Source: an optimization exercise on an open RTL-to-GDS flow (aim: small area). Production flows keep margins and buffers that such runs may drop.
Function was checked by simulation only, so behaviour that the tests miss may differ from the original.

--- design/flow/design.v ---
module mipi_format_lcd (
		clk,
		reset,
		lane,
		lcd_reset,
		lcd_en_vsp,
		lcd_en_vsn,
		lcd_en_vcc,
		txlpen,
		txlpn,
		txlpp,
		txhsen,
		clk_txhsen,
		clk_txhsgate,
		clk_txlpen,
    	clk_txlpn,
		clk_txlpp,
		data,
		vsync,
		hsync,
		active,
		phase,
		rgb
	);
	parameter VID_HEIGHT 	= 1600;
	parameter VID_WIDTH 	= 1600;
	parameter VID_VBACK 	= 150;
	parameter VID_VFRONT	= 29;
	parameter VID_VTOTAL	= 1779;
	parameter VID_HFRONT    = 45;  
	parameter VID_HBACK     = 45;  
	parameter VID_LINE 		= 390;  
	parameter VID_ACTIVE 	= 300;  
	parameter VID_LAT    	= 3;  
	input wire clk;
	input wire reset;
	input wire lane;
	output wire lcd_reset;
	output wire lcd_en_vsp, lcd_en_vsn, lcd_en_vcc;
	output wire txlpen,	txlpn, txlpp, txhsen;
	output wire clk_txhsen,	clk_txhsgate, clk_txlpen, clk_txlpn, clk_txlpp;
	output wire vsync, hsync, active;
	output wire [2:0] phase; 
	input wire [4*3*8-1:0] rgb; 
	output wire [63:0] data; 
	localparam MSEC =  62500;  
	reg [25:0] init_count;
	always @(posedge clk) 
		init_count <= ( reset ) ? 26'h0 : ( init_count == 1000*MSEC ) ? 1000*MSEC : init_count + 1;
	wire hs_enable, ini_active, vid_en;
	assign  lcd_en_vcc 		= ( init_count > 1*MSEC  ) ? 1'b1 : 1'b0;
	assign  lcd_en_vsp 		= ( init_count > 2*MSEC  ) ? 1'b1 : 1'b0;
	assign  lcd_en_vsn 		= ( init_count > 3*MSEC  ) ? 1'b1 : 1'b0;
	assign  lcd_reset 	    = ( init_count > 6*MSEC  ) ? 1'b1 : 1'b0;
	assign	hs_enable 		= ( init_count > 26*MSEC ) ? 1'b1 : 1'b0;  
	assign  ini_active		= ( init_count > 26*MSEC + 42 ) ? 1'b1: 1'b0;  
	assign  vid_en    		= ( init_count > 26*MSEC + 42+31 ) ? 1'b1: 1'b0;  
	wire [0:42] clpen = 43'b1_1111_1111_000000000000000_0000_0000_0000_000000_0;
	wire [0:42] clpdp = 43'b1_0000_0000_000000000000000_0000_0000_0000_000000_0;
	wire [0:42] clpdn = 43'b1_1111_0000_000000000000000_0000_0000_0000_000000_0;
	wire [0:42] chsen = 43'b0_0000_0000_111111111111111_1111_1111_1111_111111_1;
	wire [0:42] chsgt = 43'b0_0000_0000_000000000000000_1111_1111_1111_111111_1;
	wire [0:42] dlpen = 43'b1_1111_1111_111111111111111_1111_1111_1111_000000_0;
	wire [0:42] dlpdp = 43'b1_1111_1111_111111111111111_1111_0000_0000_000000_0;
	wire [0:42] dlpdn = 43'b1_1111_1111_111111111111111_1111_1111_0000_000000_0;
	wire [0:42] dhsen = 43'b0_0000_0000_000000000000000_0000_0000_0000_111111_1;
	reg [5:0] start_cnt;
	always @(posedge clk)
		start_cnt <= ( reset ) ? 0 : ( start_cnt == 42 ) ? 42 : ( hs_enable ) ? start_cnt + 1 : 0;
	assign clk_txlpen 	= clpen[start_cnt]; 
	assign clk_txlpp 	= clpdp[start_cnt]; 
	assign clk_txlpn 	= clpdn[start_cnt]; 
	assign clk_txhsen 	= chsen[start_cnt]; 
	assign clk_txhsgate = chsgt[start_cnt]; 
	assign  txlpen 		= dlpen[start_cnt]; 
	assign  txlpp 		= dlpdp[start_cnt]; 
	assign  txlpn 		= dlpdn[start_cnt]; 
	assign  txhsen    	= dhsen[start_cnt]; 
	function [2047:0] ini_data;
		input right;
		ini_data = {
		{4{8'h00}}, 
		{4{8'hB8}},
		ecc( { 8'h09, 8'h03, 8'h00} ), crc3( {3{8'h00}} ),
		ecc( { 8'h09, 8'h02, 8'h00} ), crc2( {2{8'h00}} ),  
		ecc( { 8'h09, 8'h02, 8'h00} ), crc2( {2{8'h00}} ),  
		ecc( { 8'h09, 8'h02, 8'h00} ), crc2( {2{8'h00}} ),  
		ecc( { 8'h09, 8'h02, 8'h00} ), crc2( {2{8'h00}} ),  
		ecc( { 8'h09, 8'h02, 8'h00} ), crc2( {2{8'h00}} ),  
		ecc( { 8'h09, 8'h02, 8'h00} ), crc2( {2{8'h00}} ),  
		ecc( { 8'h09, 8'h02, 8'h00} ), crc2( {2{8'h00}} ),  
		ecc( { 8'h05, 8'h29, 8'h00 } ),  
		ecc( { 8'h05, 8'h11, 8'h00 } )   
		};
	endfunction
	wire [2047:0] init_data;
	assign init_data = ini_data( lane );
	reg [63:0] cmd_rom [0:31]; 
	integer ii, jj;
	always @(init_data) begin
		for( ii = 0; ii < 32; ii = ii + 1 )
			for( jj = 0; jj < 8; jj = jj + 1 ) begin
				cmd_rom[31-ii][jj*8+7-:8] = init_data[ii*64+63-jj*8-:8];
			end
	end
	reg [4:0] ini_addr;
	always @(posedge clk) begin
		ini_addr <= ( reset ) ? 5'h0 : (ini_addr == 31) ? 31 : ( ini_active ) ? ini_addr + 1 : 0;
	end
	wire [63:0] nop;
	assign nop = swap8( { ecc( { 8'h09, 8'h02, 8'h00} ), crc4( {2{8'h00}} ) } );
	wire [63:0] cmd;
	assign cmd = cmd_rom[ini_addr];
	reg [2:0] ph;
	reg [8:0] xpos;
	reg [10:0] ypos;
	reg [4:0] frame;  
	always @(posedge clk) begin
		if( reset || !vid_en ) begin
			xpos <= 9'd0;
			ypos <= 11'd0;
			frame <= 4'd0;
			ph <= 0;
		end else begin
			ph <= ( xpos == VID_LINE - 1 ) ? 3'b001 : { ph[1:0], ph[2] };
			xpos <= ( xpos == VID_LINE - 1 ) ? 9'd0 : xpos + 9'd1;
			ypos <= ( xpos == VID_LINE - 1 && ypos == VID_VTOTAL - 1 ) ? 11'd0 :
			        ( xpos == VID_LINE - 1 ) ? ypos + 11'h1 : ypos;
			frame <= ( frame == 4'd15 ) ? 4'd15 : 
                     ( xpos == VID_LINE - 1 && ypos == VID_VTOTAL - 1 ) ? frame + 4'd1 : frame;
		end
	end
	wire hactive, vactive;
	assign vactive = ( vid_en && ypos >= VID_VBACK && ypos < VID_VBACK + VID_HEIGHT ) ? 1'b1 : 1'b0;
	assign hactive = ( vid_en && xpos >= VID_HFRONT && xpos < VID_HBACK + VID_ACTIVE ) ? 1'b1 : 1'b0;	
	assign phase = ph;
	assign vsync = ( xpos == 0 && ypos == 0 && vid_en ) ? 1'b1 : 1'b0;
	assign hsync = ( xpos == 0 && vid_en ) ? 1'b1 : 1'b0;
	assign active = ( vactive && xpos >= VID_HFRONT - VID_LAT && xpos < VID_HBACK + VID_ACTIVE - VID_LAT ) ? 1'b1 : 1'b0;
	reg [96:0] hold;
	always @(posedge clk) begin
		hold <= rgb;
	end
	wire [63:0] prgb;
	assign prgb[63:0] = ( ph[0] ) ? rgb[63:0] : ( ph[1] ) ? { rgb[31:0], hold[95:64] } : hold[95:32];
	wire [63:0] dsi_vss, dsi_hss, dsi_post_short;
	wire [63:0] dsi_disp_on, dsi_sequence, dsi_protect;
	wire [63:0] dsi_post_vid, dsi_bp, dsi_null;
	wire [63:0] dsi_pre_rgb_0, dsi_pre_rgb_1, dsi_post_rgb;
	wire [127:0] dsi_pre_rgb;
	assign dsi_bp 			= swap8( { ecc( { 8'h19, 8'h02, 8'h00 } ), crc2( { 8'h00, 8'h00 } ) } );
	assign dsi_null 		= swap8( { ecc( { 8'h09, 8'h02, 8'h00 } ), crc2( { 8'h00, 8'h00 } ) } );
	assign dsi_vss          = swap8( { ecc( { 8'h01, 8'h00, 8'h00 } ), ecc( { 8'h19, 8'h06, 8'h00 } ) } );
	assign dsi_hss          = swap8( { ecc( { 8'h21, 8'h00, 8'h00 } ), ecc( { 8'h19, 8'h06, 8'h00 } ) } );
	assign dsi_post_short	= swap8( crc6( {6{8'h00}} ) );
	assign dsi_pre_rgb      = { ecc( { 8'h19, 8'h06, 8'h00} ), crc6( {6{8'h00}} ), ecc( { 8'h3E, 8'h60, 8'h09} ) }; 
	assign dsi_pre_rgb_0	= swap8( dsi_pre_rgb[127:64] );
	assign dsi_pre_rgb_1	= swap8( dsi_pre_rgb[63:0] );
	assign dsi_post_rgb		= swap8( { 16'h0000, ecc( { 8'h19, 8'h00, 8'h00 } ), 16'hffff } );
	assign dsi_sequence		= swap8( { ecc( { 8'h29, 8'h02, 8'h00} ), crc2( { 8'hD6, 8'h80 } ) } );
	assign dsi_protect		= swap8( { ecc( { 8'h29, 8'h02, 8'h00} ), crc2( { 8'hB0, 8'h03 } ) } );
	wire [15:0] vcrc;
	vid_crc i_crc( .reset(reset), .clk(clk), .en( hactive & vactive ), .data( prgb ), .crc( vcrc ) );
	reg [63:0] vid;
	always @(posedge clk) begin
		if( vid_en ) begin
			if( xpos == 0 ) begin
				vid <= ( ypos == 0 ) ? dsi_vss : dsi_hss;
			end else if( xpos == 1 ) begin
				vid <= dsi_post_short;
			end else if( frame == 7 && ypos == 0 && xpos == 8 ) begin
				vid <= dsi_sequence;
			end else if( frame == 7 && ypos == 0 && xpos == 8+1 ) begin
				vid <= dsi_protect;
			end else if( vactive ) begin
				if( xpos == VID_HFRONT - 2 ) begin
					vid <= dsi_pre_rgb_0;
				end else if ( xpos == VID_HFRONT - 1 ) begin
					vid <= dsi_pre_rgb_1;
				end else if ( hactive ) begin
					vid <= prgb;
				end else if( xpos == VID_HBACK + VID_ACTIVE ) begin
					vid[15:0]  <= vcrc;
					vid[63:16] <= dsi_post_rgb[63:16];
				end else begin
					vid <= dsi_bp;
				end
			end else begin
					vid <= dsi_bp;
			end
		end else begin
			vid <= dsi_null;
		end
	end
	reg vid_en_d;
	always @(posedge clk) vid_en_d <= vid_en;
	assign data = ( vid_en_d ) ? vid : ( ini_active ) ? cmd : 0;
	function [31:0] ecc; 
		input [23:0] din;
		reg [23:0] D;
		begin
			ecc[31:8] = din[23:0];
			D[23:0] = { din[7:0], din[15:8], din[23:16] };  
			ecc[0] = D[0]^D[1]^D[2]^D[4]^D[5]^D[7]^D[10]^D[11]^D[13]^D[16]^D[20]^D[21]^D[22]^D[23];
			ecc[1] = D[0]^D[1]^D[3]^D[4]^D[6]^D[8]^D[10]^D[12]^D[14]^D[17]^D[20]^D[21]^D[22]^D[23];
			ecc[2] = D[0]^D[2]^D[3]^D[5]^D[6]^D[9]^D[11]^D[12]^D[15]^D[18]^D[20]^D[21]^D[22];
			ecc[3] = D[1]^D[2]^D[3]^D[7]^D[8]^D[9]^D[13]^D[14]^D[15]^D[19]^D[20]^D[21]^D[23];
			ecc[4] = D[4]^D[5]^D[6]^D[7]^D[8]^D[9]^D[16]^D[17]^D[18]^D[19]^D[20]^D[22]^D[23];
			ecc[5] = D[10]^D[11]^D[12]^D[13]^D[14]^D[15]^D[16]^D[17]^D[18]^D[19]^D[21]^D[22]^D[23];
			ecc[6] = 1'b0;
			ecc[7] = 1'b0;
		end
	endfunction	
	function [63:0] swap8;
			input [63:0] din;
			integer ii;
			begin
				for( ii = 0; ii < 8; ii = ii + 1 ) begin
					swap8[ii*8+7-:8] = din[63-ii*8-:8];
				end
			end
	endfunction
	function [3*8-1:0] crc1; input [1*8-1:0] d; begin crc1 = { d, base_crc( 5'd1, d ) }; end endfunction
	function [4*8-1:0] crc2; input [2*8-1:0] d; begin crc2 = { d, base_crc( 5'd2, d ) }; end endfunction
	function [5*8-1:0] crc3; input [3*8-1:0] d; begin crc3 = { d, base_crc( 5'd3, d ) }; end endfunction
	function [6*8-1:0] crc4; input [4*8-1:0] d; begin crc4 = { d, base_crc( 5'd4, d ) }; end endfunction
	function [7*8-1:0] crc5; input [5*8-1:0] d; begin crc5 = { d, base_crc( 5'd5, d ) }; end endfunction
	function [8*8-1:0] crc6; input [6*8-1:0] d; begin crc6 = { d, base_crc( 5'd6, d ) }; end endfunction
	function [9*8-1:0] crc7; input [7*8-1:0] d; begin crc7 = { d, base_crc( 5'd7, d ) }; end endfunction
	function [10*8-1:0] crc8; input [8*8-1:0] d; begin crc8 = { d, base_crc( 5'd8, d ) }; end endfunction
	function [11*8-1:0] crc9; input [9*8-1:0] d; begin crc9 = { d, base_crc( 5'd9, d ) }; end endfunction
	function [12*8-1:0] crc10; input [10*8-1:0] d; begin crc10 = { d, base_crc( 5'd10, d ) }; end endfunction
	function [19*8-1:0] crc17; input [17*8-1:0] d; begin crc17 = { d, base_crc( 5'd17, d ) }; end endfunction
	function [15:0] crc_round;
		input d;
		input [15:0] cin;
		begin
			crc_round = { 	cin[0] ^ d, 
			                cin[15:12],
							cin[11] ^ cin[0] ^ d,
							cin[10:5],
							cin[4] ^ cin[0] ^ d,
							cin[3:1] };
		end
	endfunction
	function [15:0] base_crc;
		input [4:0] len;  
		input [17*8-1:0] din;
		reg [15:0] sreg;
		integer ii, jj;
		begin
			sreg = 16'hffff;
			for( ii = 16; ii >= 0; ii = ii - 1 ) begin  
				if( ii < len ) begin  
					for( jj = 0; jj < 8; jj = jj + 1 ) begin  
						sreg[15:0] = crc_round( din[ii*8+jj], sreg );
					end
				end
			end
			base_crc = { sreg[7:0], sreg[15:8] };  
		end
	endfunction
endmodule
module vid_crc (
	reset, en, clk, data, crc
	);
	input wire reset;
	input wire en;
	input wire clk;
	input wire [63:0] data;
	output reg [15:0] crc;
	always @(posedge clk) begin
		if( reset || !en ) begin
			crc <= 16'hffff;
		end else begin
 			crc[0] <= ^({data[63:0],crc[15:0]} & 80'h11303471a041b343b343);
 			crc[1] <= ^({data[63:0],crc[15:0]} & 80'h226068e3408366876687);
 			crc[2] <= ^({data[63:0],crc[15:0]} & 80'h44c0d1c68106cd0fcd0f);
 			crc[3] <= ^({data[63:0],crc[15:0]} & 80'h8981a38d020d9a1f9a1f);
 			crc[4] <= ^({data[63:0],crc[15:0]} & 80'h233736ba45a877d877d);
 			crc[5] <= ^({data[63:0],crc[15:0]} & 80'h466e6d748b50efb0efb);
 			crc[6] <= ^({data[63:0],crc[15:0]} & 80'h8cdcdae916a1df61df6);
 			crc[7] <= ^({data[63:0],crc[15:0]} & 80'h119b9b5d22d43bed3bed);
 			crc[8] <= ^({data[63:0],crc[15:0]} & 80'h233736ba45a877db77db);
 			crc[9] <= ^({data[63:0],crc[15:0]} & 80'h466e6d748b50efb6efb6);
 			crc[10] <= ^({data[63:0],crc[15:0]} & 80'h8cdcdae916a1df6cdf6c);
 			crc[11] <= ^({data[63:0],crc[15:0]} & 80'h88981a38d020d9a0d9a);
 			crc[12] <= ^({data[63:0],crc[15:0]} & 80'h111303471a041b341b34);
 			crc[13] <= ^({data[63:0],crc[15:0]} & 80'h2226068e340836683668);
 			crc[14] <= ^({data[63:0],crc[15:0]} & 80'h444c0d1c68106cd06cd0);
 			crc[15] <= ^({data[63:0],crc[15:0]} & 80'h88981a38d020d9a1d9a1);
		end
	end
endmodule
--- design/flow/run.sh ---
#!/bin/bash
# synth_recipe.tcl (not shown) runs the flow's synth.tcl, then flattens the netlist and writes it again
# the make line also repeats each setting of config.mk as NAME=value (left out here)
make -C /OpenROAD-flow-scripts/flow DESIGN_CONFIG=/design/flow/config.mk WORK_HOME=/design/flow/orfs CLKGATE_MAP_FILE= SYNTH_SCRIPT=/design/flow/synth_recipe.tcl finish
--- design/flow/config.mk ---
export PLATFORM = sky130hd
export DESIGN_NAME = mipi_format_lcd
export DESIGN_NICKNAME = mipi_format_lcd
export VERILOG_FILES = /design/flow/design.v
export SDC_FILE = /design/flow/constraint.sdc
export NUM_CORES = 4
export LEC_CHECK = 0
export CAP_MARGIN = 20
export CORE_MARGIN = 2
export CORE_UTILIZATION = 40
export SLEW_MARGIN = 20
--- design/flow/constraint.sdc ---
create_clock -name core_clock -period 5.0 [get_ports {clk}]
set_input_delay 1.0000 -clock core_clock [delete_from_list [all_inputs] [get_ports {clk}]]
set_output_delay 1.0000 -clock core_clock [all_outputs]
set_load 0.01 [all_outputs]
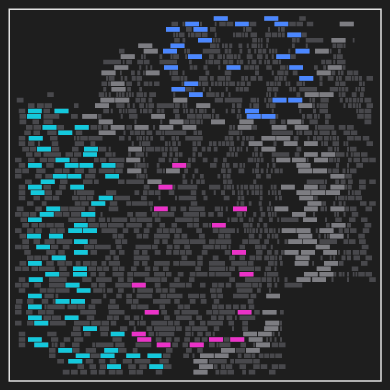
(images/ff_map.png)
(2 px per um) Other sequential cells in the stronger grey, the rest of the logic in the fainter grey.
colour	name in the netlist	flops
blue	init_count	26
cyan	hold	64
magenta	i_crc.crc	16
not coloured	104

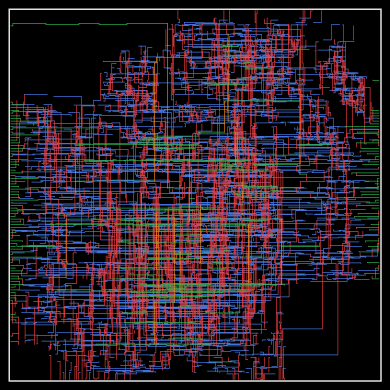
(images/layers.png)
(2 px per um)
colour	layer	wire length
red	M2	15,400 um
green	M3	3,570 um
orange	M4	680 um
blue	M1	18,500 um
drt total wl: 38,100 um
Total Routing Usage GR: 22.0%

==> impl_metrics.json <==
{
  "outcome": "complete, no violations",
  "use_met1_pct": 33.1,
  "nonClkBufAreaFrac_pct": 12.3,
  "start_kind": "flip-flop",
  "grt_pass1_wl_um": 57300,
  "finClkSkew_ns": 0.0225,
  "critPathRequiredTime_ns": 4.00,
  "sh_seq_area_pct": 26.0,
  "multi_input_area_um2": 8540,
  "path_clk_slew_ns": 0.06,
  "synth_simple_gate_area_share_pct": 16.6,
  "path_cells": "nor4bb_1, nand4_1, or4_1, o21a_1, nor4b_2, and3_1, buf_4, nor3b_2, nand2_1, clkdlybuf4s50_1",
  "antenna_found_initial": 0,
  "routabilityCongestion": 0.972,
  "io_buffers": 180,
  "critPathArrivalTime_ns": 3.71,
  "critical_path_buf_inv_count": 2,
  "synth_cells": 1376,
  "synth_compound_area_share_pct": 9.23,
  "m1WireLength_um": 18500,
  "hp-start": "ph[2]",
  "n_all_inverters": 20,
  "seq_area_um2": 4210,
  "finalSetupTns_ns": 0,
  "via_per_inst": 5.19,
  "synth-main-ff-cell": "dfxtp_1",
  "fillers": 3084,
  "yosys_register_bits": 210,
  "post_cts_resized": 0,
  "synth_mux_area_share_pct": 12.4,
  "total_leakage_power_nw": 6.24,
  "grt_use_met2_pct": 32.0,
  "synth-xor-area-share_pct": 24.6,
  "synth-seq-area-share_pct": 32.0,
  "cp.depth": 10,
  "r2r-end": "i_crc.crc[8]",
  "numCtsBuffers": 25,
  "crit_family": "simple AND/OR/NAND/NOR gates",
  "clkLatencyLatePin_ns": 0.54,
  "crit_start": "init_count[19]",
  "overflow": 0,
  "synth_top_family_by_area": "XOR/XNOR gates",
  "comb-power_w": 0.00111,
  "synth_top_area_share_pct": 32.0,
  "grt_pass1_vias": 9615,
  "cap_viol_max_count": 0,
  "async_reset_ff_share_pct": 0,
  "coreArea_um2": 32500,
  "power_w": 0.00468,
  "path_class": "reg2out",
  "fin_crit_ns": 4.71,
  "postRouteAntennaNets": 0,
  "wl_met3_um": 3570,
  "ir_drop_v": 0.000203
}
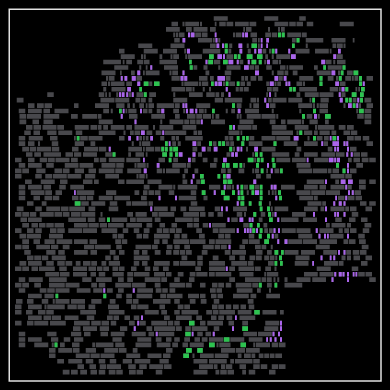
(images/gates.png)
(2 px per um)
colour	family	cells
green	aoi and oai cells	151
purple	nand cells	217
most common cell after layout, fill and taps aside: dfxtp_1
Non-Filler Instances: 1,998

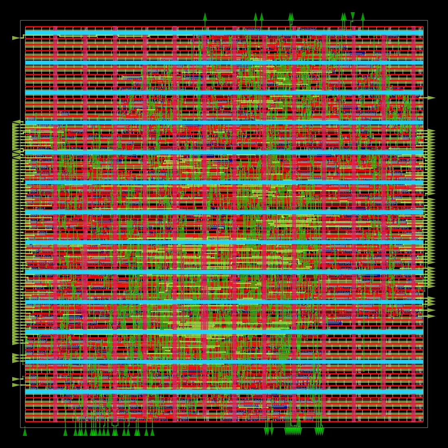
(images/top_view.png)
final design utilization: 50.0%
die height: 185 um

==> what the ideal ports hide <==
The results above use ideal ports. As a check the final layout listed here was re-extracted and re-timed, cells and wires unchanged.
Step 1 sets driving cells, clkbuf_16 on the clock port and buf_2 on the other inputs (assumed; they add their load-dependent delay and slew).
Step 2 adds t to the input delays and takes it off the output delays; t is the mean of the earliest and latest rising clock arrival at the registers after step 1. Input paths then give back, and output paths get back, about the clock's delay inside the block.
a / b / c = no drivers / after step 1 / after step 2; a / b = the first two.
t (ns): 0.577
setup WS [ns]: 0.290 / 0.242 / 0.818
hold slack, ns: 0.479 / 0.479 / 0.479
After both steps setup and hold are still met in this run. For this run, drivers alone change the setup slack by -0.048 ns; drivers and shift together by +0.528 ns.
